What follows belongs to an exercise in optimizing a design on an open flow for a short achievable clock period and few clock cycles; a production flow would make more cautious choices. In this exercise RTL edits were held to simulation tests only and were not proved equivalent to the original. Power is estimated from default activity; no workload was simulated.

Figure 1. Power grid.
Bar = 100 um. Pins as bars on the die edge.
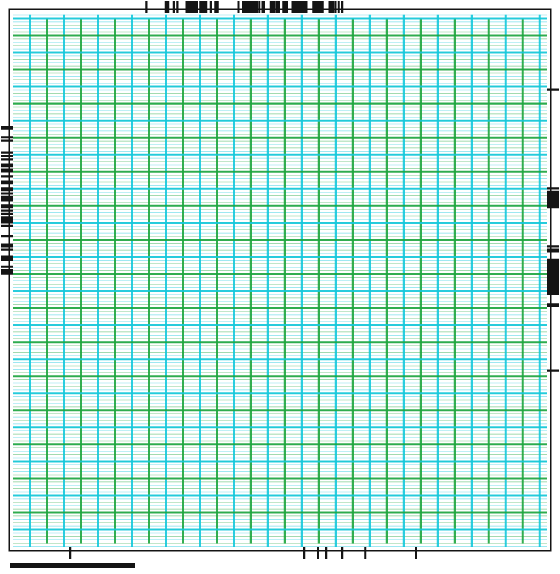
Figure 2. Cell classes on the final placement.
Fill, decap, tap and diode cells in grey.
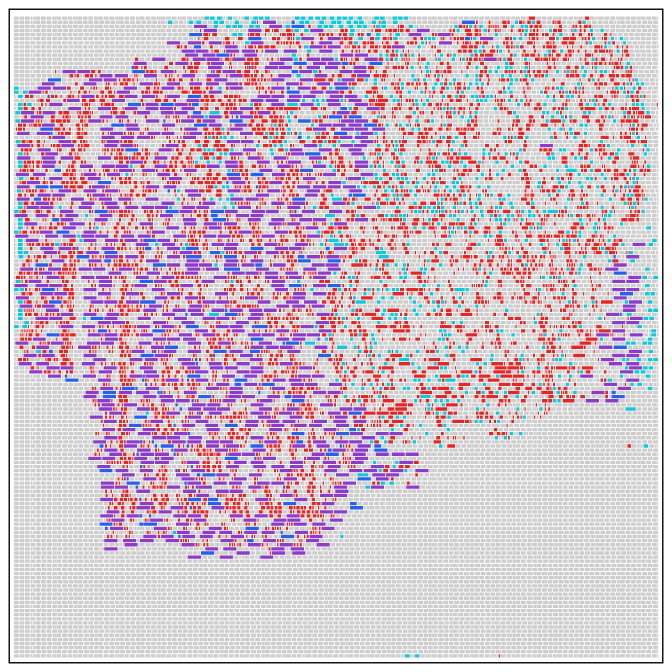
Figure 3. Clock distribution.
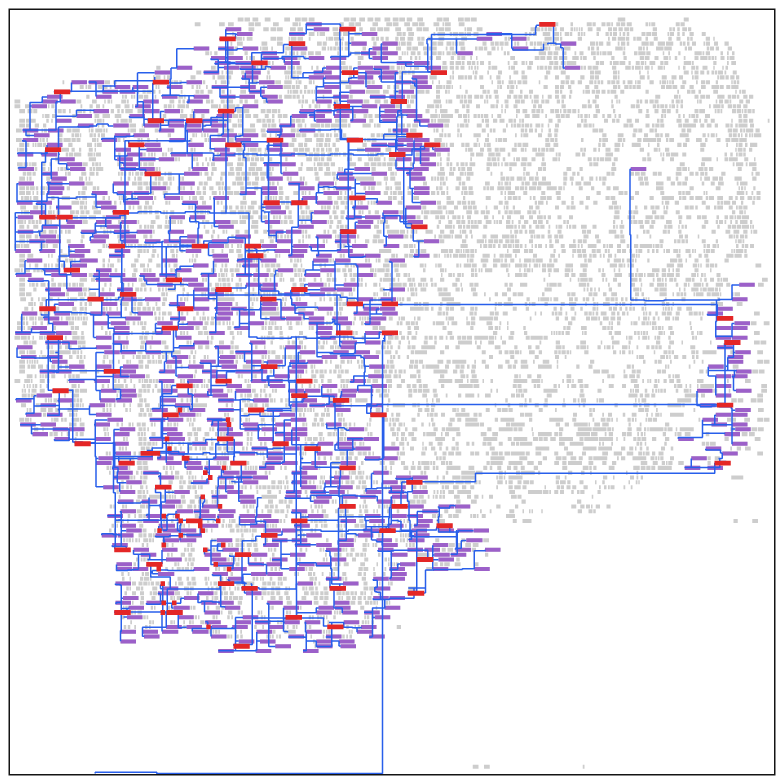
Figure 4. Routed metal, one colour a layer.
Bar = 100 um. Two of the layers only.
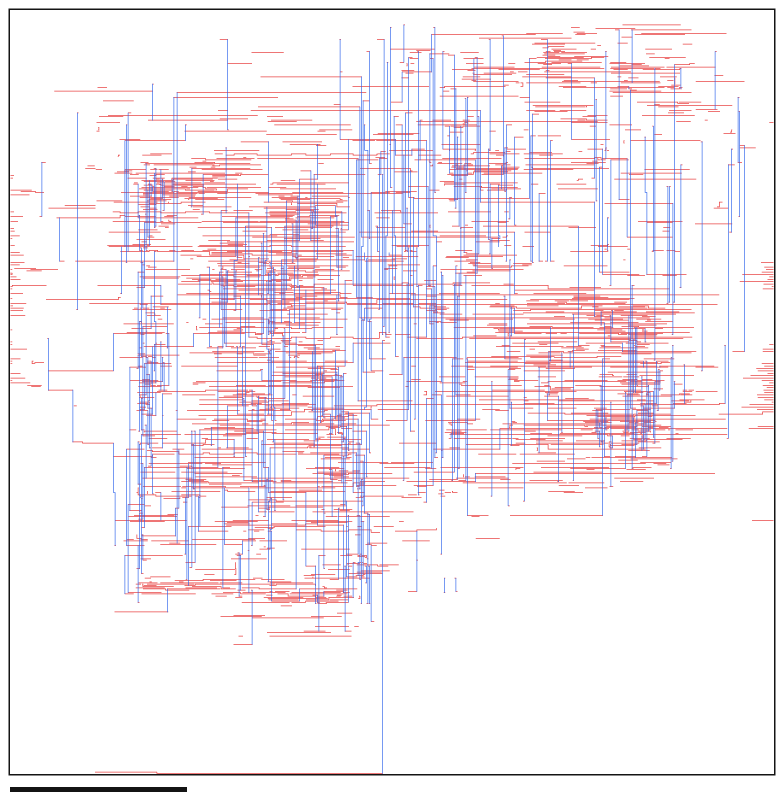
==> design.v <==
`timescale 1ns/1ns
 `timescale 1ns/1ns
module ALU
(
    input       [32-1:0]   val1, val2,
    input                           carry,
    input       [3:0]               EX_command,
    output  [32-1:0]   res,
    output  [3:0]               SR
);
    reg V1, C1;
    wire N1, Z1;
    reg [32:0] temp_res;
    assign res = temp_res[32-1:0];
    assign SR = {Z1, C1, N1, V1};
    assign N1 = res[32-1];
    assign Z1 = |res ? 0:1;
    always @(*) begin
        V1 = 1'b0;
        C1 = 1'b0;
        case (EX_command)
            4'b0001: begin
                temp_res = val2;
            end
            4'b1001: begin
                temp_res = ~val2;
            end
            4'b0010: begin
                temp_res = val1 + val2;
                C1 = temp_res[32];
                V1 = (val1[32-1] ~^ val2[32-1]) & (temp_res[32-1] ^ val1[32-1]);
            end
            4'b0011: begin
                temp_res = val1 + val2 + carry;
                C1 = temp_res[32];
                V1 = (val1[32-1] ~^ val2[32-1]) & (temp_res[32-1] ^ val1[32-1]);
            end
            4'b0100: begin
                temp_res = {val1[32-1], val1} - {val2[32-1], val2};
                C1 = temp_res[32];
                V1 = (val1[32-1] ^ val2[32-1]) & (temp_res[32-1] ^ val1[32-1]);
            end
            4'b0101: begin
                temp_res = val1 - val2 - 2'b01;
                C1 = temp_res[32];
                V1 = (val1[32-1] ^ val2[32-1]) & (temp_res[32-1] ^ val1[32-1]);
            end
            4'b0110: begin
                temp_res = val1 & val2;
            end
            4'b0111: begin
                temp_res = val1 | val2;
            end
            4'b1000: begin
                temp_res = val1 ^ val2;
            end
            4'b1100: begin
                temp_res = {val1[32-1], val1} - {val2[32-1], val2};
                C1 = temp_res[32];
                V1 = (val1[32-1] ^ val2[32-1]) & (temp_res[32-1] ^ val1[32-1]);
            end
            4'b1110: begin
                temp_res = val1 & val2;
            end
            4'b1010: begin
                temp_res = val1 + val2;
            end
            4'b1010: begin
                temp_res = val1 - val2;
            end
            default:
                temp_res = 0;
        endcase
    end
endmodule
 `timescale 1ns/1ns
module Adder (
    input  [32-1:0]  a,
    input  [32-1:0]  b, 
    output [32-1:0] out
);
	reg [32-1:0] result;
	always@(*) begin
		result = a + b;     
	end
	assign out = result;
endmodule
 `timescale 1ns/1ns
module Condition_Check
(
    input  [3:0] condition,
    input  [3:0] status_register,
    output reg   condition_state
);
  wire Z = status_register[3];
  wire C = status_register[2];
  wire N = status_register[1];
  wire V = status_register[0];
  parameter[3:0] EQ = 4'd0, NE = 4'd1, CS_HS = 4'd2, CC_LO = 4'd3, MI = 4'd4,
    PL = 4'd5, VS = 4'd6, VC = 4'd7, HI = 4'd8, LS = 4'd9, GE = 4'd10, LT = 4'd11,
    GT = 4'd12, LE = 4'd13, AL = 4'd14;
    always @*
      case(condition)
        EQ:    condition_state = Z;
        NE:    condition_state = ~Z;
        CS_HS: condition_state = C;
        CC_LO: condition_state = ~C;
        MI:    condition_state = N;
        PL:    condition_state = ~N;
        VS:    condition_state = V;
        VC:    condition_state = ~V;
        HI:    condition_state = C & ~Z;
        LS:    condition_state = ~C & Z;
        GE:    condition_state = (N & V) | (~N & ~V);
        LT:    condition_state = (N & ~V) | (~N & V);
        GT:    condition_state = ~Z & ((N & V) | (~N & ~V));
        LE:    condition_state = Z & ((N & ~V) | (~N & V));
        AL:    condition_state = 1'b1;
        default: condition_state = 1'b0;
      endcase
endmodule
 `timescale 1ns/1ns
module Control_Unit
(
    input            S,
    input      [1:0] mode,
    input      [3:0] op_code,
    output reg [3:0] EX_command,
    output reg       mem_read,
    output reg       mem_write,
    output reg       WB_en,
    output reg       B,
    output       SR_update,
    output       has_src1
);
    always @(*) begin
        mem_read = 0;
        mem_write = 0;
        WB_en = 0;
        B = 0;
        EX_command = 4'b0000;
        case (mode)
            2'b01: begin
                case (S)
                    0: begin
                        EX_command = 4'b1010;
                        mem_write = 1;
                    end
                    1: begin
                        EX_command = 4'b1010;
                        mem_read = 1;
                        WB_en = 1;
                    end
                endcase
            end
            2'b00: begin
                case (op_code)
                    4'b1101: begin
                        EX_command = 4'b0001;
                        WB_en = 1;
                    end
                    4'b1111: begin
                        EX_command = 4'b1001;
                        WB_en = 1;
                    end
                    4'b0100: begin
                        EX_command = 4'b0010;
                        WB_en = 1;
                    end
                    4'b0101: begin
                        EX_command = 4'b0011;
                        WB_en = 1;
                    end
                    4'b0010: begin
                        EX_command = 4'b0100;
                        WB_en = 1;
                    end
                    4'b0110: begin
                        EX_command = 4'b0101;
                        WB_en = 1;
                    end
                    4'b0000: begin
                        EX_command = 4'b0110;
                        WB_en = 1;
                    end
                    4'b1100: begin
                        EX_command = 4'b0111;
                        WB_en = 1;
                    end
                    4'b0001: begin
                        EX_command = 4'b1000;
                        WB_en = 1;
                    end
                    4'b1010: begin
                        EX_command = 4'b1100;
                    end
                    4'b1000: begin
                        EX_command = 4'b1110;
                    end
                endcase
            end
            2'b10: begin
                B = 1;
            end
        endcase
    end
    assign SR_update = S & (mode != 2'b10);
    assign has_src1 = ((EX_command == 4'b0001) ||
                       (EX_command == 4'b1001) || B) ? 1'b0 : 1'b1;
endmodule
 `timescale 1ns/1ns
module EXE_Reg
(
  input                    clk,
  input                    rst,
  input  [32-1:0] pc_in,
  input  [32-1:0] instruction_in,
  input  [4-1:0] dst_in,
  input  mem_read_in, mem_write_in, WB_en_in,
  input  [32-1:0] val_Rm_in,
  input [32-1:0] ALU_res_in,
  output reg [4-1:0] dst_out,
  output reg [32-1:0] ALU_res_out,
  output reg [32-1:0] val_Rm_out,
  output reg mem_read_out, mem_write_out, WB_en_out,
  output reg [32-1:0] pc,
  output reg [32-1:0] instruction
);
always @(posedge clk, posedge rst) begin
    if(rst) begin
      pc <= 0;
      instruction <= 0;
      dst_out <= 0;
      ALU_res_out <= 0;
      val_Rm_out <= 0;
      mem_read_out <= 0;
      mem_write_out <= 0;
      WB_en_out <= 0;
    end
    else begin
      pc <= pc_in;
      instruction <= instruction_in;
      dst_out <= dst_in;
      ALU_res_out <= ALU_res_in;
      val_Rm_out <= val_Rm_in;
      mem_read_out <= mem_read_in;
      mem_write_out <= mem_write_in;
      WB_en_out <= WB_en_in;
    end
end
endmodule
 `timescale 1ns/1ns
module EXE_Stage
(
  input                    clk,
  input                    rst,
  input  [32-1:0] pc_in,
  input  [32-1:0] instruction_in,
  input  [32-1:0] MEM_stage_val,
  input  [32-1:0] WB_stage_val,
  input  [24-1:0] signed_immediate,
  input  [3:0] EX_command,
  input  [3:0] SR_in,
  input  [12-1:0] shifter_operand,
  input  [4-1:0] dst_in,
  input  mem_read_in, mem_write_in, imm, WB_en_in, B_in,
  input  [32-1:0] val_Rn_in, val_Rm_in,
  input  [1:0] sel_src1,
  input  [1:0] sel_src2,
  output [4-1:0] dst_out,
  output [3:0] SR_out,
  output [32-1:0] ALU_res,
  output [32-1:0] val_Rm_out,
  output [32-1:0] branch_address,
  output mem_read_out, mem_write_out, WB_en_out, B_out,
  output [32-1:0] pc,
  output [32-1:0] instruction
);
  wire [32-1:0] val2;
  wire is_for_memory;
  Adder Adder_Inst(
    .a(pc_in),
    .b({{(8){signed_immediate[24-1]}}, signed_immediate}),
    .out(branch_address)
  );
  wire [32-1:0] alu_src1;
  wire [32-1:0] alu_src2;
  MUX_4_to_1 #(.WORD_WIDTH(32)) MUX_ALU_sel1 (
		.in1(val_Rn_in), .in2(MEM_stage_val), .in3(WB_stage_val), .in4(val_Rn_in),
		.sel(sel_src1),
		.out(alu_src1)
	);
  MUX_4_to_1 #(.WORD_WIDTH(32)) MUX_ALU_sel2 (
		.in1(val_Rm_in), .in2(MEM_stage_val), .in3(WB_stage_val), .in4(val_Rm_in),
		.sel(sel_src2),
		.out(alu_src2)
	);
  Val2_Generator Val2_Generator_Inst(
    .val_Rm(alu_src2),
    .shifter_operand(shifter_operand),
    .imm(imm),
    .is_for_memory(is_for_memory),
    .val2_out(val2)
	);
  ALU ALU_Inst(
    .val1(alu_src1),
    .val2(val2),
    .EX_command(EX_command),
    .carry(SR_in[2]),
    .res(ALU_res),
    .SR(SR_out)
  );
  assign is_for_memory = mem_read_in | mem_write_in;
  assign pc = pc_in;
  assign instruction = instruction_in;
  assign dst_out = dst_in;
	assign mem_read_out = mem_read_in;
	assign mem_write_out = mem_write_in;
  assign WB_en_out = WB_en_in;
  assign B_out = B_in;
  assign val_Rm_out = alu_src2;
endmodule
 `timescale 1ns/1ns
module Forwarding_Unit (
    input enable,
    input  [4-1:0] src1,
    input  [4-1:0] src2,
    input  [4-1:0] MEM_dest,
    input  [4-1:0] WB_dest,
    input        MEM_WB_en,
    input        WB_WB_en,
    output reg [1:0] sel_src1,
    output reg [1:0] sel_src2
);
  always @(*) begin
    sel_src1 = 2'b00;
    sel_src2 = 2'b00;
    if(enable) begin
        if ((src1 == MEM_dest) && (MEM_WB_en == 1'b1))
            sel_src1 = 2'b01;
        else if ((src1 == WB_dest) && (WB_WB_en == 1'b1))
            sel_src1 = 2'b10;
        if ((src2 == MEM_dest) && (MEM_WB_en == 1'b1))
            sel_src2 = 2'b01;
        else if ((src2 == WB_dest) && (WB_WB_en == 1'b1))
            sel_src2 = 2'b10;
    end
  end
endmodule
 `timescale 1ns/1ns
module Hazard_Detection_Unit (
    input enableForwarding,
    input  [4-1:0] src1,
    input  [4-1:0] src2,
    input  [4-1:0] EXE_dest,
    input  [4-1:0] MEM_dest,
    input        EXE_WB_en,
    input        MEM_WB_en,
		input 		 EXE_memread_en,
    input        has_src1,
    input        has_src2,
    output reg   hazard_detected
);
always @(*) begin
	hazard_detected = 1'b0;
    if(~enableForwarding) begin
			if ((src1 == EXE_dest) && (EXE_WB_en == 1'b1) && (has_src1 == 1'b1)) begin
				hazard_detected = 1'b1;
			end
			else if ((src1 == MEM_dest) && (MEM_WB_en == 1'b1) && (has_src1 == 1'b1)) begin
				hazard_detected = 1'b1;
			end
			else if ((src2 == EXE_dest) && (EXE_WB_en == 1'b1) && (has_src2 == 1'b1)) begin
				hazard_detected = 1'b1;
			end
			else if ((src2 == MEM_dest) && (MEM_WB_en == 1'b1) && (has_src2 == 1'b1)) begin
				hazard_detected = 1'b1;
			end
    end
	else begin
		if(EXE_memread_en) begin
			if ((src1 == EXE_dest) && (EXE_WB_en == 1'b1) && (has_src1 == 1'b1)) begin
				hazard_detected = 1'b1;
			end
			else if ((src2 == EXE_dest) && (EXE_WB_en == 1'b1) && (has_src2 == 1'b1)) begin
				hazard_detected = 1'b1;
			end
		end
	end
end
endmodule
 `timescale 1ns/1ns
module ID_Reg
(
  input                               clk,
  input                               rst,
  input                               flush,
  input [32-1:0]             pc_in,
  input [32-1:0]             instruction_in,
  input [4-1:0] 				reg_file_dst_in,
  input [32-1:0] 						val_Rn_in, val_Rm_in,
  input [24-1:0] 			signed_immediate_in,
  input [12-1:0]  shifter_operand_in,
  input [3:0] 												EX_command_in,
  input [3:0]             status_register_in,
  input mem_read_in, mem_write_in,
    WB_en_in,
    Imm_in,
    B_in,
    SR_update_in,
  input [4-1:0] 				reg_file_src1_in,
  input [4-1:0] 				reg_file_src2_in,
  output reg [32-1:0]            pc,
  output reg [32-1:0]            instruction,
  output reg [4-1:0] 				reg_file_dst_out,
  output reg [32-1:0] 						val_Rn_out, val_Rm_out,
  output reg [24-1:0] 			signed_immediate_out,
  output reg [12-1:0] shifter_operand_out,
  output reg [3:0] 												EX_command_out,
  output reg [3:0]             status_register_out,
  output reg mem_read_out, mem_write_out,
    WB_en_out,
    Imm_out,
    B_out,
    SR_update_out,
  output reg [4-1:0] 				reg_file_src1_out,
  output reg [4-1:0] 				reg_file_src2_out
);
  always @(posedge clk, posedge rst) begin
    if (rst) begin
      pc <= 0;
      instruction <= 0;
      reg_file_dst_out <= 0;
      val_Rn_out <= 0;
      val_Rm_out <=0;
      signed_immediate_out <= 0;
      shifter_operand_out <= 0;
      EX_command_out <= 0;
      status_register_out <= 0;
      mem_read_out <= 0;
      mem_write_out <= 0;
      WB_en_out <= 0;
      Imm_out <= 0;
      B_out <= 0;
      SR_update_out <= 0;
      reg_file_src1_out <= 0;
      reg_file_src2_out <= 0;
    end
    else if (flush) begin
      pc <= 0;
      instruction <= 0;
      reg_file_dst_out <= 0;
      val_Rn_out <= 0;
      val_Rm_out <=0;
      signed_immediate_out <= 0;
      shifter_operand_out <= 0;
      EX_command_out <= 0;
      status_register_out <= 0;
      mem_read_out <= 0;
      mem_write_out <= 0;
      WB_en_out <= 0;
      Imm_out <= 0;
      B_out <= 0;
      SR_update_out <= 0;
      reg_file_src1_out <= 0;
      reg_file_src2_out <= 0;
    end
    else begin
      pc <= pc_in;
      instruction <= instruction_in;
      reg_file_dst_out <= reg_file_dst_in;
      val_Rn_out <= val_Rn_in;
      val_Rm_out <= val_Rm_in;
      signed_immediate_out <= signed_immediate_in;
      shifter_operand_out <= shifter_operand_in;
      EX_command_out <= EX_command_in;
      status_register_out <= status_register_in;
      mem_read_out <= mem_read_in;
      mem_write_out <= mem_write_in;
      WB_en_out <= WB_en_in;
      Imm_out <= Imm_in;
      B_out <= B_in;
      SR_update_out <= SR_update_in;
      reg_file_src1_out <= reg_file_src1_in;
      reg_file_src2_out <= reg_file_src2_in;
    end
  end
endmodule
 `timescale 1ns/1ns
module ID_Stage
(
	input                    					  clk,
	input                    						rst,
	input 											freeze,
	input  [32-1:0] 						pc_in,
	input  [32-1:0] 						instruction_in,
	input  [4-1:0]			  reg_file_wb_address,
	input  [32-1:0] 						reg_file_wb_data,
	input 										reg_file_enable,
	input  [3:0]                        status_register,
	output [32-1:0] 						pc,
	output [32-1:0] 						instruction,
	output [4-1:0] 		    reg_file_src1,
	output [4-1:0] 		    reg_file_src2,
	output [4-1:0] 		    reg_file_dst,
	output [32-1:0] 						val_Rn, val_Rm,
	output [24-1:0]      signed_immediate,
	output [12-1:0] shifter_operand,
	output [3:0] 												EX_command_out,
	output                              mem_read_out, mem_write_out,
	output                              WB_en_out,
	output                              Imm_out,
	output                              B_out,
	output                              SR_update_out,
	output                              has_src2,
	output                              has_src1
);
	wire [3:0] EX_command;
	wire mem_read, mem_write,
		WB_en,
		Imm,
		B,
		SR_update;
	wire [8:0] control_unit_mux_in, control_unit_mux_out;
	wire condition_state;
	wire control_unit_mux_enable;
	MUX_2_to_1 #(.WORD_WIDTH(4)) MUX_2_to_1_Reg_File (
		.in1(instruction_in[3:0]), .in2(instruction_in[15:12]),
		.sel(mem_write),
		.out(reg_file_src2)
	);
	Register_File register_file(
		.clk(clk), .rst(rst),
		.WB_en(reg_file_enable),
		.src1(reg_file_src1), .src2(reg_file_src2),
		.WB_dest(reg_file_wb_address),
		.WB_result(reg_file_wb_data),
		.reg1(val_Rn), .reg2(val_Rm)
	);
	MUX_2_to_1 #(.WORD_WIDTH(9)) MUX_2_to_1_Control_Unit (
		.in1(control_unit_mux_in), .in2(9'b0),
		.sel(control_unit_mux_enable),
		.out(control_unit_mux_out)
	);
	Control_Unit Control_Unit_Inst (
		.S(instruction_in[20]),
		.mode(instruction_in[27:26]), .op_code(instruction_in[24:21]),
		.EX_command(EX_command),
		.mem_read(mem_read), .mem_write(mem_write),
		.WB_en(WB_en), .B(B),
		.SR_update(SR_update),
		.has_src1(has_src1)
	);
	Condition_Check Condition_Check_Inst (
		.condition(instruction_in[31:28]),
		.status_register(status_register),
		.condition_state(condition_state)
	);
	assign pc = pc_in;
	assign instruction = instruction_in;
	assign control_unit_mux_enable = (~condition_state) | freeze;
	assign control_unit_mux_in = {SR_update, B, EX_command, mem_write, mem_read, WB_en};
	assign {SR_update_out,
	         B_out,
	         EX_command_out,
	         mem_write_out, mem_read_out,
	         WB_en_out} = control_unit_mux_out;
	assign shifter_operand = instruction_in[11:0];
	assign reg_file_dst = instruction_in[15:12];
	assign reg_file_src1 = instruction_in[19:16];
	assign signed_immediate = instruction_in[23:0];
	assign Imm_out = instruction_in[25];
	assign has_src2 = (~instruction_in[25]) | mem_write;
endmodule
 `timescale 1ns/1ns
module IF_Reg
(
    input                        clk,
    input                        rst,
    input                        freeze,
    input                        flush,
    input      [32-1:0] pc_in,
    input      [32-1:0] instruction_in,
    output reg [32-1:0] pc,
    output reg [32-1:0] instruction
);
always @(posedge clk or posedge rst) begin
  if(rst) begin
    pc <= 0;
    instruction <= 0;
  end  
  else if(flush) begin
    pc <= 0;
    instruction <= 0;
  end
  else if(~freeze) begin
    pc <= pc_in;
    instruction <= instruction_in;
  end 
  else begin
    pc <= pc;
    instruction <= instruction;
  end    
 end
endmodule
 `timescale 1ns/1ns
module IF_Stage
(
    input                    clk,
    input                    rst,
    input                    freeze,
    input                    branch_taken,
    input  [32-1:0] branch_addr,
    input  [32-1:0] instruction_in,
    output [32-1:0] fetch_addr,
    output [32-1:0] pc,
    output [32-1:0] instruction
);
  wire [32-1:0] pc_out;
  wire [32-1:0] mux_out;
  wire [32-1:0] adder_out;
  assign fetch_addr = pc_out;
  assign instruction = instruction_in;
  MUX_2_to_1 MUX_2_to_1_Inst (
   .sel(branch_taken),
   .in1(adder_out),
   .in2(branch_addr),
   .out(mux_out)
  );
  PC PC_Inst (
   .clk(clk),
   .rst(rst),
   .freeze(freeze),
   .branch_taken(branch_taken),
   .pc_in(mux_out),
   .pc(pc_out)
  );
  Adder Adder_Inst (
   .a(32'b01),
   .b(pc_out),
   .out(adder_out)
  );
  assign pc = mux_out;
endmodule
 `timescale 1ns/1ns
module MEM_Reg
(
    input                       clk,
    input                       rst,
    input [4-1:0] dst,
    input [32-1:0] ALU_res,
    input [32-1:0] mem,
    input mem_read, WB_en,
    output reg [4-1:0] dst_out,
    output reg [32-1:0] ALU_res_out,
    output reg [32-1:0] mem_out,
    output reg mem_read_out, WB_en_out
);
always @(posedge clk, posedge rst) begin
    if(rst) begin
        dst_out <= 0;
        ALU_res_out <= 0;
        mem_out <= 0;
        mem_read_out <= 0;
        WB_en_out <= 0;
    end
    else begin
        dst_out <= dst;
        ALU_res_out <= ALU_res;
        mem_out <= mem;
        mem_read_out <= mem_read;
        WB_en_out <= WB_en;
    end
end
endmodule
 `timescale 1ns/1ns
module Mem_Stage
(
    input clk, rst,
    input [4-1:0] dst,
    input [32-1:0] ALU_res,
    input [32-1:0] val_Rm,
    input mem_read, mem_write, WB_en,
    input  [32-1:0] dmem_rdata,
    output [32-1:0] dmem_addr,
    output [32-1:0] dmem_wdata,
    output dmem_we,
    output [4-1:0] dst_out,
    output [32-1:0] ALU_res_out,
    output [32-1:0] mem_out,
    output mem_read_out, WB_en_out
);
    assign dst_out = dst;
    assign mem_read_out = mem_read;
    assign WB_en_out = WB_en;
    assign ALU_res_out = ALU_res;
    assign dmem_addr = {ALU_res[32-1:2], 2'b00} - 32'd1024;
    assign dmem_wdata = val_Rm;
    assign dmem_we = mem_write;
    assign mem_out = mem_read ? dmem_rdata : 32'b0;
endmodule
 `timescale 1ns/1ns
module MUX_2_to_1
(
  sel,
  in1,
  in2,
  out
);
  parameter WORD_WIDTH = 32;
  input       sel;
  input       [WORD_WIDTH-1:0] in1, in2;
  output reg  [WORD_WIDTH-1:0] out;
  always@(sel or in1 or in2) begin
    out = 0;
    case(sel)
      1'd0: out = in1;
      1'd1: out = in2;
      default: out = 0;
    endcase
  end
endmodule
 `timescale 1ns/1ns
module MUX_4_to_1
(
  sel,
  in1,
  in2,
  in3,
  in4,
  out
);
  parameter WORD_WIDTH = 32;
  input       [1:0] sel;
  input       [WORD_WIDTH-1:0] in1, in2, in3, in4;
  output reg  [WORD_WIDTH-1:0] out;
  always@(sel or in1 or in2 or in3 or in4) begin
    out = 0;
    case(sel)
      2'b00: out = in1;
      2'b01: out = in2;
      2'b10: out = in3;
      2'b11: out = in4;
      default: out = 0;
    endcase
  end
endmodule
 `timescale 1ns/1ns
module PC
(
    input                        clk,
    input                        rst,
    input                        freeze,
    input                        branch_taken,
    input      [32-1:0] pc_in,
    output reg [32-1:0] pc
);
always @(posedge clk or posedge rst) begin
  if(rst) begin
    pc <= 0;
  end  
  else if(~freeze | branch_taken) begin
    pc <= pc_in;
  end
  else begin
    pc <= pc;
  end    
 end
endmodule
 `timescale 1ns/1ns
module Register_File
(
    input                        clk,
    input                        rst,
    input                        WB_en,
    input  [4-1:0] src1,
    input  [4-1:0] src2,
    input  [4-1:0] WB_dest,
    input  [32-1:0]     WB_result,
    output [32-1:0]     reg1,
    output [32-1:0]     reg2
);
  reg [32-1:0] reg_data [0:16-1];
	integer i;
	always @(negedge clk, posedge rst)
	begin
		if (rst)
			begin
				for (i=0; i < 16; i = i+1)
					reg_data [i] <= i;
			end
		else
			begin
				if (WB_en)
						reg_data[WB_dest] <= WB_result;
			end
	end
	assign reg1 = reg_data[src1];
	assign reg2 = reg_data[src2];
endmodule
 `timescale 1ns/1ns
module Status_Reg
(
    input            clk,
    input            rst,
    input            load,
    input      [3:0] status_in,
    output reg [3:0] status
);
    always @(negedge clk or posedge rst) begin
  if(rst) begin
    status <= 0;
  end  
  else if(load) begin
    status <= status_in;
  end
  else begin
    status <= status;
  end    
 end
endmodule
 `timescale 1ns/1ns
module WB_Stage
(
    input                    clk,
    input                    rst,
    input [4-1:0] dst,
    input [32-1:0] ALU_res,
    input [32-1:0] mem,
    input mem_read, WB_en,
    output [4-1:0] WB_Dest,
    output WB_en_out,
    output [32-1:0] WB_Value
);
assign WB_Dest = dst;
assign WB_en_out = WB_en;
MUX_2_to_1 #(.WORD_WIDTH(32)) MUX_2_to_1_Reg_File (
		.in1(ALU_res), .in2(mem),
		.sel(mem_read),
		.out(WB_Value)
	);
endmodule
 `timescale 1ns/1ns
module Val2_Generator
(
    input       [12-1:0]    shifter_operand,
    input                           imm, is_for_memory,
    input   [32-1:0]       val_Rm,
    output reg [32-1:0]   val2_out
);
    reg [32-1:0]  _32bit_immd_temp;
    reg [2*32-1:0] rot_temp;
    always @(*) begin
        _32bit_immd_temp = {24'b0, shifter_operand[7:0]};
        rot_temp = {2*32{1'b0}};
        if(is_for_memory == 1'b1)
            val2_out = {20'b0, shifter_operand};
        else if(imm == 1'b1) begin
            rot_temp = {_32bit_immd_temp, _32bit_immd_temp} >> {shifter_operand[11:8], 1'b0};
            val2_out = rot_temp[32-1:0];
        end
        else begin
            case (shifter_operand[6:5])
                00: begin
                    val2_out = val_Rm << shifter_operand[11:7];
                end
                01: begin
                    val2_out = val_Rm >> shifter_operand[11:7];
                end
                10: begin
                    val2_out = val_Rm >>> shifter_operand[11:7];
                end
                11: begin
                    rot_temp = {val_Rm, val_Rm} >> shifter_operand[11:7];
                    val2_out = rot_temp[32-1:0];
                end
                default:begin
                    val2_out = val_Rm << shifter_operand[11:7];
                end
            endcase
        end
    end
endmodule
 `timescale 1ns/1ns
module ARM
(
  input clk,
  input rst,
  input enableForwarding,
  output [32-1:0] imem_addr,
  input  [32-1:0] imem_data,
  output [32-1:0] dmem_addr,
  output [32-1:0] dmem_wdata,
  output                   dmem_we,
  input  [32-1:0] dmem_rdata
);
  wire has_src1;
  wire [32-1:0] IF_stage_pc_out;
  wire [32-1:0] IF_stage_instruction_out;
  wire [32-1:0] branch_address;
  wire EXE_stage_B_out;
  wire hazard_detected;
  IF_Stage  IF_Stage_Inst (
   .clk(clk),
   .rst(rst),
   .freeze(hazard_detected),
   .branch_taken(EXE_stage_B_out),
   .branch_addr(branch_address),
   .instruction_in(imem_data),
   .fetch_addr(imem_addr),
   .pc(IF_stage_pc_out),
   .instruction(IF_stage_instruction_out)
  );
  wire [32-1:0] IF_reg_pc_out;
  wire [32-1:0] IF_reg_instruction_out;
  IF_Reg  IF_Reg_Inst (
   .clk(clk),
   .rst(rst),
   .freeze(hazard_detected),
   .flush(EXE_stage_B_out),
   .pc_in(IF_stage_pc_out),
   .instruction_in(IF_stage_instruction_out),
   .pc(IF_reg_pc_out),
   .instruction(IF_reg_instruction_out)
  );
  wire [32-1:0]              ID_stage_pc_out;
  wire [32-1:0]              ID_stage_instruction_out;
	wire [4-1:0] 				ID_stage_reg_file_dst;
  wire [4-1:0] 				ID_stage_reg_file_src1, ID_stage_reg_file_src2;
	wire [32-1:0] 						ID_stage_val_Rn, ID_stage_val_Rm;
	wire [24-1:0] 			ID_stage_signed_immediate;
	wire [12-1:0] ID_stage_shifter_operand;
	wire [3:0] 												ID_stage_EX_command_out;
	wire [3:0]              status;
	wire ID_stage_mem_read_out, ID_stage_mem_write_out,
		ID_stage_WB_en_out,
		ID_stage_Imm_out,
		ID_stage_B_out,
		ID_stage_SR_update_out;
  wire [4-1:0] WB_Stage_dst_out;
  wire [32-1:0] WB_Value;
  wire WB_Stage_WB_en_out;
  wire has_src2;
  ID_Stage ID_Stage_Inst(
    .clk(clk),
    .rst(rst),
    .freeze(hazard_detected),
    .pc_in(IF_reg_pc_out),
    .instruction_in(IF_reg_instruction_out),
    .reg_file_wb_address(WB_Stage_dst_out),
	  .reg_file_wb_data(WB_Value),
	  .reg_file_enable(WB_Stage_WB_en_out),
    .reg_file_src1(ID_stage_reg_file_src1),
    .reg_file_src2(ID_stage_reg_file_src2),
    .status_register(status),
    .pc(ID_stage_pc_out),
    .instruction(ID_stage_instruction_out),
	  .reg_file_dst(ID_stage_reg_file_dst),
	  .val_Rn(ID_stage_val_Rn), .val_Rm(ID_stage_val_Rm),
	  .signed_immediate(ID_stage_signed_immediate),
	  .shifter_operand(ID_stage_shifter_operand),
	  .EX_command_out(ID_stage_EX_command_out),
	  .mem_read_out(ID_stage_mem_read_out), .mem_write_out(ID_stage_mem_write_out),
		.WB_en_out(ID_stage_WB_en_out),
		.Imm_out(ID_stage_Imm_out),
		.B_out(ID_stage_B_out),
		.SR_update_out(ID_stage_SR_update_out),
		.has_src2(has_src2),
		.has_src1(has_src1)
  );
  wire [32-1:0] ID_reg_pc_out;
  wire [32-1:0] ID_reg_instruction_out;
  wire [4-1:0] ID_reg_reg_file_dst_out;
  wire [32-1:0] ID_reg_val_Rn_out, ID_reg_val_Rm_out;
  wire [24-1:0] ID_reg_signed_immediate_out;
  wire [12-1:0] ID_reg_shifter_operand_out;
  wire [3:0] ID_reg_SR_out, ID_reg_EX_command_out;
  wire ID_reg_mem_read_out, ID_reg_mem_write_out,
    ID_reg_WB_en_out,
    ID_reg_Imm_out,
    ID_reg_B_out,
    ID_reg_SR_update_out;
  wire [4-1:0] ID_reg_reg_file_src1, ID_reg_reg_file_src2;
  ID_Reg ID_Reg_Inst(
    .clk(clk),
    .rst(rst),
    .flush(EXE_stage_B_out),
    .pc_in(ID_stage_pc_out),
    .instruction_in(ID_stage_instruction_out),
    .reg_file_dst_in(ID_stage_reg_file_dst),
	  .val_Rn_in(ID_stage_val_Rn), .val_Rm_in(ID_stage_val_Rm),
	  .signed_immediate_in(ID_stage_signed_immediate),
	  .shifter_operand_in(ID_stage_shifter_operand),
    .EX_command_in(ID_stage_EX_command_out),
	  .mem_read_in(ID_stage_mem_read_out), .mem_write_in(ID_stage_mem_write_out),
		.WB_en_in(ID_stage_WB_en_out),
		.Imm_in(ID_stage_Imm_out),
		.B_in(ID_stage_B_out),
		.SR_update_in(ID_stage_SR_update_out),
    .reg_file_src1_in(ID_stage_reg_file_src1),
    .reg_file_src2_in(ID_stage_reg_file_src2),
    .pc(ID_reg_pc_out),
    .instruction(ID_reg_instruction_out),
    .reg_file_dst_out(ID_reg_reg_file_dst_out),
	  .val_Rn_out(ID_reg_val_Rn_out), .val_Rm_out(ID_reg_val_Rm_out),
	  .signed_immediate_out(ID_reg_signed_immediate_out),
	  .shifter_operand_out(ID_reg_shifter_operand_out),
    .EX_command_out(ID_reg_EX_command_out),
	  .mem_read_out(ID_reg_mem_read_out), .mem_write_out(ID_reg_mem_write_out),
		.WB_en_out(ID_reg_WB_en_out),
		.Imm_out(ID_reg_Imm_out),
		.B_out(ID_reg_B_out),
    .SR_update_out(ID_reg_SR_update_out),
    .status_register_in(status),
    .status_register_out(ID_reg_SR_out),
    .reg_file_src1_out(ID_reg_reg_file_src1),
    .reg_file_src2_out(ID_reg_reg_file_src2)
  );
  wire [32-1:0] EXE_stage_pc_out;
  wire [32-1:0] EXE_stage_instruction_out;
  wire [4-1:0] EXE_stage_reg_file_dst_out;
  wire [32-1:0] EXE_stage_val_Rm_out;
  wire [3:0] EXE_stage_SR_out;
  wire [32-1:0] ALU_res;
  wire EXE_stage_mem_read_out, EXE_stage_mem_write_out,
    EXE_stage_WB_en_out;
  wire [1:0] EXE_sel_src1, EXE_sel_src2;
  wire [32-1:0] Mem_Stage_ALU_res_out;
  EXE_Stage EXE_Stage_Inst(
    .clk(clk),
    .rst(rst),
    .pc_in(ID_reg_pc_out),
    .instruction_in(ID_reg_instruction_out),
    .MEM_stage_val(Mem_Stage_ALU_res_out),
    .WB_stage_val(WB_Value),
    .signed_immediate(ID_reg_signed_immediate_out),
    .EX_command(ID_reg_EX_command_out),
    .SR_in(ID_reg_SR_out),
    .shifter_operand(ID_reg_shifter_operand_out),
    .dst_in(ID_reg_reg_file_dst_out),
    .mem_read_in(ID_reg_mem_read_out), .mem_write_in(ID_reg_mem_write_out),
    .imm(ID_reg_Imm_out),
    .WB_en_in(ID_reg_WB_en_out),
    .B_in(ID_reg_B_out),
    .val_Rn_in(ID_reg_val_Rn_out), .val_Rm_in(ID_reg_val_Rm_out),
    .sel_src1(EXE_sel_src1),
    .sel_src2(EXE_sel_src2),
    .dst_out(EXE_stage_reg_file_dst_out),
    .SR_out(EXE_stage_SR_out),
    .ALU_res(ALU_res),
    .val_Rm_out(EXE_stage_val_Rm_out),
    .branch_address(branch_address),
    .mem_read_out(EXE_stage_mem_read_out), .mem_write_out(EXE_stage_mem_write_out),
    .WB_en_out(EXE_stage_WB_en_out),
    .B_out(EXE_stage_B_out),
    .pc(EXE_stage_pc_out),
    .instruction(EXE_stage_instruction_out)
  );
  wire [32-1:0] EXE_reg_pc_out;
  wire [32-1:0] EXE_reg_instruction_out;
  wire [4-1:0] EXE_reg_dst_out;
  wire [32-1:0] EXE_reg_ALU_res_out;
  wire [32-1:0] EXE_reg_val_Rm_out;
  wire EXE_reg_mem_read_out, EXE_reg_mem_write_out, EXE_reg_WB_en_out;
  EXE_Reg EXE_Reg_Inst(
    .clk(clk),
    .rst(rst),
    .pc_in(EXE_stage_pc_out),
    .instruction_in(EXE_stage_instruction_out),
    .dst_in(EXE_stage_reg_file_dst_out),
    .mem_read_in(EXE_stage_mem_read_out), .mem_write_in(EXE_stage_mem_write_out),
    .WB_en_in(EXE_stage_WB_en_out),
    .val_Rm_in(EXE_stage_val_Rm_out),
    .ALU_res_in(ALU_res),
    .dst_out(EXE_reg_dst_out),
    .ALU_res_out(EXE_reg_ALU_res_out),
    .val_Rm_out(EXE_reg_val_Rm_out),
    .mem_read_out(EXE_reg_mem_read_out), .mem_write_out(EXE_reg_mem_write_out),
    .WB_en_out(EXE_reg_WB_en_out),
    .pc(EXE_reg_pc_out),
    .instruction(EXE_reg_instruction_out)
  );
  wire [4-1:0] Mem_Stage_dst_out;
  wire [32-1:0] Mem_Stage_mem_out;
  wire Mem_Stage_read_out, Mem_Stage_WB_en_out;
  Mem_Stage Mem_Stage_Inst(
    .clk(clk),
    .rst(rst),
    .dst(EXE_reg_dst_out),
    .ALU_res(EXE_reg_ALU_res_out),
    .val_Rm(EXE_reg_val_Rm_out),
    .mem_read(EXE_reg_mem_read_out),
    .mem_write(EXE_reg_mem_write_out),
    .WB_en(EXE_reg_WB_en_out),
    .dmem_rdata(dmem_rdata),
    .dmem_addr(dmem_addr),
    .dmem_wdata(dmem_wdata),
    .dmem_we(dmem_we),
    .dst_out(Mem_Stage_dst_out),
    .ALU_res_out(Mem_Stage_ALU_res_out),
    .mem_out(Mem_Stage_mem_out),
    .mem_read_out(Mem_Stage_read_out),
    .WB_en_out(Mem_Stage_WB_en_out)
  );
  wire [4-1:0] Mem_Reg_dst_out;
  wire [32-1:0] Mem_Reg_ALU_res_out;
  wire [32-1:0] Mem_Reg_mem_out;
  wire Mem_Reg_read_out, Mem_Reg_WB_en_out;
  MEM_Reg Mem_Reg_Inst(
    .clk(clk),
    .rst(rst),
    .dst(Mem_Stage_dst_out),
    .ALU_res(Mem_Stage_ALU_res_out),
    .mem(Mem_Stage_mem_out),
    .mem_read(Mem_Stage_read_out),
    .WB_en(Mem_Stage_WB_en_out),
    .dst_out(Mem_Reg_dst_out),
    .ALU_res_out(Mem_Reg_ALU_res_out),
    .mem_out(Mem_Reg_mem_out),
    .mem_read_out(Mem_Reg_read_out),
    .WB_en_out(Mem_Reg_WB_en_out)
  );
  WB_Stage WB_Stage_Inst(
    .clk(clk),
    .rst(rst),
    .dst(Mem_Reg_dst_out),
    .ALU_res(Mem_Reg_ALU_res_out),
    .mem(Mem_Reg_mem_out),
    .mem_read(Mem_Reg_read_out),
    .WB_en(Mem_Reg_WB_en_out),
    .WB_Dest(WB_Stage_dst_out),
    .WB_en_out(WB_Stage_WB_en_out),
    .WB_Value(WB_Value)
  );
  Status_Reg Status_Reg_Inst(
    .clk(clk),
    .rst(rst),
    .load(ID_reg_SR_update_out),
    .status_in(EXE_stage_SR_out),
    .status(status)
  );
  wire EXE_WB_en = ID_reg_WB_en_out;
  wire MEM_WB_en = EXE_reg_WB_en_out;
  wire[4-1:0] EXE_dest = ID_reg_reg_file_dst_out;
  wire[4-1:0] MEM_dest = EXE_reg_dst_out;
  Hazard_Detection_Unit Hazard_Detection_Unit_Inst(
    .enableForwarding(enableForwarding),
    .src1(ID_stage_reg_file_src1),
    .src2(ID_stage_reg_file_src2),
    .EXE_dest(EXE_dest),
    .MEM_dest(MEM_dest),
    .EXE_WB_en(EXE_WB_en),
    .MEM_WB_en(MEM_WB_en),
    .EXE_memread_en(EXE_stage_mem_read_out),
    .has_src1(has_src1),
    .has_src2(has_src2),
    .hazard_detected(hazard_detected)
  );
  Forwarding_Unit Forwarding_Unit_Inst(
    .enable(enableForwarding),
    .src1(ID_reg_reg_file_src1),
    .src2(ID_reg_reg_file_src2),
    .MEM_dest(MEM_dest),
    .WB_dest(WB_Stage_dst_out),
    .MEM_WB_en(MEM_WB_en),
    .WB_WB_en(WB_Stage_WB_en_out),
    .sel_src1(EXE_sel_src1),
    .sel_src2(EXE_sel_src2)
  );
endmodule
==> run.sh <==
#!/bin/bash
# synth_recipe.tcl (not shown) runs the flow's synth.tcl, then flattens the netlist and writes it again
# the make line also repeats each setting of config.mk as NAME=value (left out here)
make -C /OpenROAD-flow-scripts/flow DESIGN_CONFIG=/design/flow/config.mk WORK_HOME=/design/flow/orfs CLKGATE_MAP_FILE= SYNTH_SCRIPT=/design/flow/synth_recipe.tcl finish
==> config.mk <==
export PLATFORM = sky130hd
export DESIGN_NAME = ARM
export DESIGN_NICKNAME = ARM
export VERILOG_FILES = /design/flow/design.v
export SDC_FILE = /design/flow/constraint.sdc
export NUM_CORES = 4
export LEC_CHECK = 0
export CAP_MARGIN = 20
export CORE_MARGIN = 2
export CORE_UTILIZATION = 30
export SLEW_MARGIN = 20
==> constraint.sdc <==
create_clock -name core_clock -period 25.0 [get_ports {clk}]
set_input_delay 5.0000 -clock core_clock [delete_from_list [all_inputs] [get_ports {clk}]]
set_output_delay 5.0000 -clock core_clock [all_outputs]
set_load 0.01 [all_outputs]
==> flow_summary_export.csv <==
group,metric,value,unit
clocking,cts_resized,6,
die,io_pins,164,
worst_setup_path,r2r-end,"Status_Reg_Inst.status[3]$_DFFE_NP0P_",
synth,yosysUniqueCellTypes,107,
worst_setup_path,crit_required,13.16,ns
worst_setup_path,cp-end-kind,"flip-flop",
status,outcome,"complete, no violations",
hold_path,hold_start,"EXE_Reg_Inst.ALU_res_out[1]$_DFF_PP0_",
power_and_ir_drop,p_total,11.27,mW
synth,synthAdderAreaFrac,3.325,%
timing,timing.slew.headroom,19.80,%
drt,drcViolationCount,0,
drt,drt-met1-wl,107100,um
cells_and_area,multi_input_area_share,44.81,%
timing,clock_skew,0.08854,ns
power_and_ir_drop,clkPwrFrac,13.4,%
cells_and_area,multi_input_area,30440,um^2
worst_setup_path,cpMaxStageDelayCell,"o211ai_1",
worst_setup_path,reg2reg_slack,4.08,ns
drt,dr_wl_met2,116700,um
power_and_ir_drop,peakVddDrop,0.08972,mV
synth,synthMuxAreaShare,5.482,%
cells_and_area,layout_commonest_cell,"nor2_1",
cells_and_area,syn_to_final_growth,24.14,%
run,cap_violations,0,
timing,worst_pin_slew,1.190,ns
drt,drt_iter0_markers,6969,
synth,yosys.area_share.simple,17.63,%
clocking,cts.hold.buffers_added,0,
grt,antenna_found_initial,15,
worst_setup_path,crit_end,"Status_Reg_Inst.status[3]$_DFFE_NP0P_",
drt,routed_wl,273700,um
power_and_ir_drop,power.group.top,"combinational logic",
synth,synth_compound_area_share,24.80,%
die,die_area,185800,um^2
power_and_ir_drop,p_leak,29.46,nW
place,gp_congestion,1.024,
cells_and_area,dominant_cells,"multi-input gates",
grt,use_met2,42.59,%
clocking,path_clk_slew,0.06,ns
power_and_ir_drop,internal-power,5.795,mW
die,initial_utilization,30.24,%
power_and_ir_drop,netSwitchingFraction,48.56,%
place,portBuffers,161,
power_and_ir_drop,power_frac_comb,62.7,%
clocking,htreeDepth,3,
cells_and_area,signal_buffers,1003,
synth,syn_avg_cell_area,8.619,um^2
drt,avgRoutedWirePerCell,29.02,um
cells_and_area,seq_area,22270,um^2
cells_and_area,seq_cell_count,888,
worst_setup_path,crit-reg2reg-launch,"EXE_Reg_Inst.dst_out[2]$_DFF_PP0_",
cells_and_area,seq-cell-share,32.79,%
cells_and_area,nMultiInputCombCells,4782,
synth,syn-instance-count,6348,
worst_setup_path,crit_arrival,12.93,ns
cells_and_area,final_nets,7186,
die,n_tap_cell,2370,
synth,synth_warnings,20,
timing,grt_setup_unrepaired,"yes",
grt,grt_max_degree,193,
worst_setup_path,max_stage_delay,0.55,ns
worst_setup_path,cp_num_buf_inv,7,
timing,tns,0,ns
cells_and_area,fill_cells,18270,
place,hpwl,189200,um
timing,hold_viol,0,
clocking,clockRootBuffer,"clkbuf_16",
grt,grt_pass1_wl,392900,um
synth,ys_seq_elements,888,
worst_setup_path,cp.depth,33,
synth,synth_top_family_by_area,"compound AO/OA/AOI/OAI gates",
synth,async_flop_share,100.0,%
drt,route.met3.wl,30040,um
clocking,cts_inserted_buffers,95,
clocking,cts_tree,"done",
worst_setup_path,cp_max_fo,11,
synth,synth_ff_type,"dfrtn_1",
worst_setup_path,r2r_cells,40,
Testbench counts, summed over its fixed seeds: cycles 34,656.
-- Figure 1 (at the start) --
- cyan: VSS
- green: VDD
- met5 straps: 31
- rows: 156

-- Figure 2 (at the start) --
- cyan: remaining buffers and delay cells (cells 1003; share of their area 13%)
- red: remaining logic cells (cells 4956; share of their area 48%)
- purple: registers (cells 888; share of their area 34%)
- blue: clock drivers and dummy loads (cells 210; share of their area 5.2%)

-- Figure 3 (at the start) --
- purple: flip-flops (count 888)
- blue: clock wires (length 12500 um)
- red: clock-net drivers (count 127)
- routed clock nets: 128

-- Figure 4 (at the start) --
- red: M3 (wire length 30.0 mm)
- blue: M4 (wire length 19800 um)

==> cell usage after synthesis, drive strengths merged, types with 28 or more instances <==
cell / count / share of area [%]
nand2b: 42 / 0.48
xnor2: 131 / 2.1
mux4: 59 / 2.4
dfrtp: 372 / 17
and3: 30 / 0.35
nor4: 43 / 0.53
a22o: 61 / 0.98
dfrtn: 484 / 22
a31oi: 42 / 0.50
o21bai: 29 / 0.40
or2: 28 / 0.32
and2: 56 / 0.64
a2bb2oi: 28 / 0.45
buf: 88 / 0.90
nor2: 864 / 5.9
mux2i: 132 / 2.4
ha: 139 / 3.2
mux2: 30 / 0.62
a21oi: 609 / 5.6
xor2: 63 / 1.0
a21o: 54 / 0.74
inv: 172 / 1.2
nand3: 133 / 1.2
a221oi: 78 / 1.2
a22oi: 376 / 5.2
nor3: 171 / 1.6
a211oi: 63 / 0.86
o22ai: 48 / 0.55
nor2b: 77 / 0.88
nand4: 107 / 1.2
clkbuf: 416 / 2.9
o211ai: 39 / 0.54
dfstp: 32 / 1.5
o21ai: 420 / 3.8
o31ai: 35 / 0.48
nand2: 510 / 3.5
==> metrics by stage <==
stage / hold slack (ns) / worst slack [ns] / util (%) / std cells
global placement: 0.3719 / -1.112 / 35.46 / 9214
floorplan: 0.3477 / -4.349 / - / 6349
CTS: 0.4123 / 0.03106 / 37.35 / 9423
detailed placement: 0.3667 / -1.003 / 35.46 / 9214
global route: 0.4273 / -0.07399 / 37.53 / 9428
finish: 0.4217 / 0.2325 / 37.54 / 9432
==> sequential cells by signal (all words and copies together) (netlist names), 3 cells and up <==
signal,count
EXE_Reg_Inst.ALU_res_out,32
EXE_Reg_Inst.dst_out,4
EXE_Reg_Inst.val_Rm_out,32
ID_Reg_Inst.EX_command_out,4
ID_Reg_Inst.pc,32
ID_Reg_Inst.reg_file_dst_out,3
ID_Reg_Inst.reg_file_src1_out,3
ID_Reg_Inst.reg_file_src2_out,4
ID_Reg_Inst.shifter_operand_out,11
ID_Reg_Inst.signed_immediate_out,7
ID_Reg_Inst.val_Rm_out,32
ID_Reg_Inst.val_Rn_out,32
ID_Stage_Inst.register_file.reg_data,512
IF_Reg_Inst.instruction,32
IF_Reg_Inst.pc,32
IF_Stage_Inst.PC_Inst.pc,32
Mem_Reg_Inst.ALU_res_out,32
Mem_Reg_Inst.dst_out,4
Mem_Reg_Inst.mem_out,32
Status_Reg_Inst.status,4
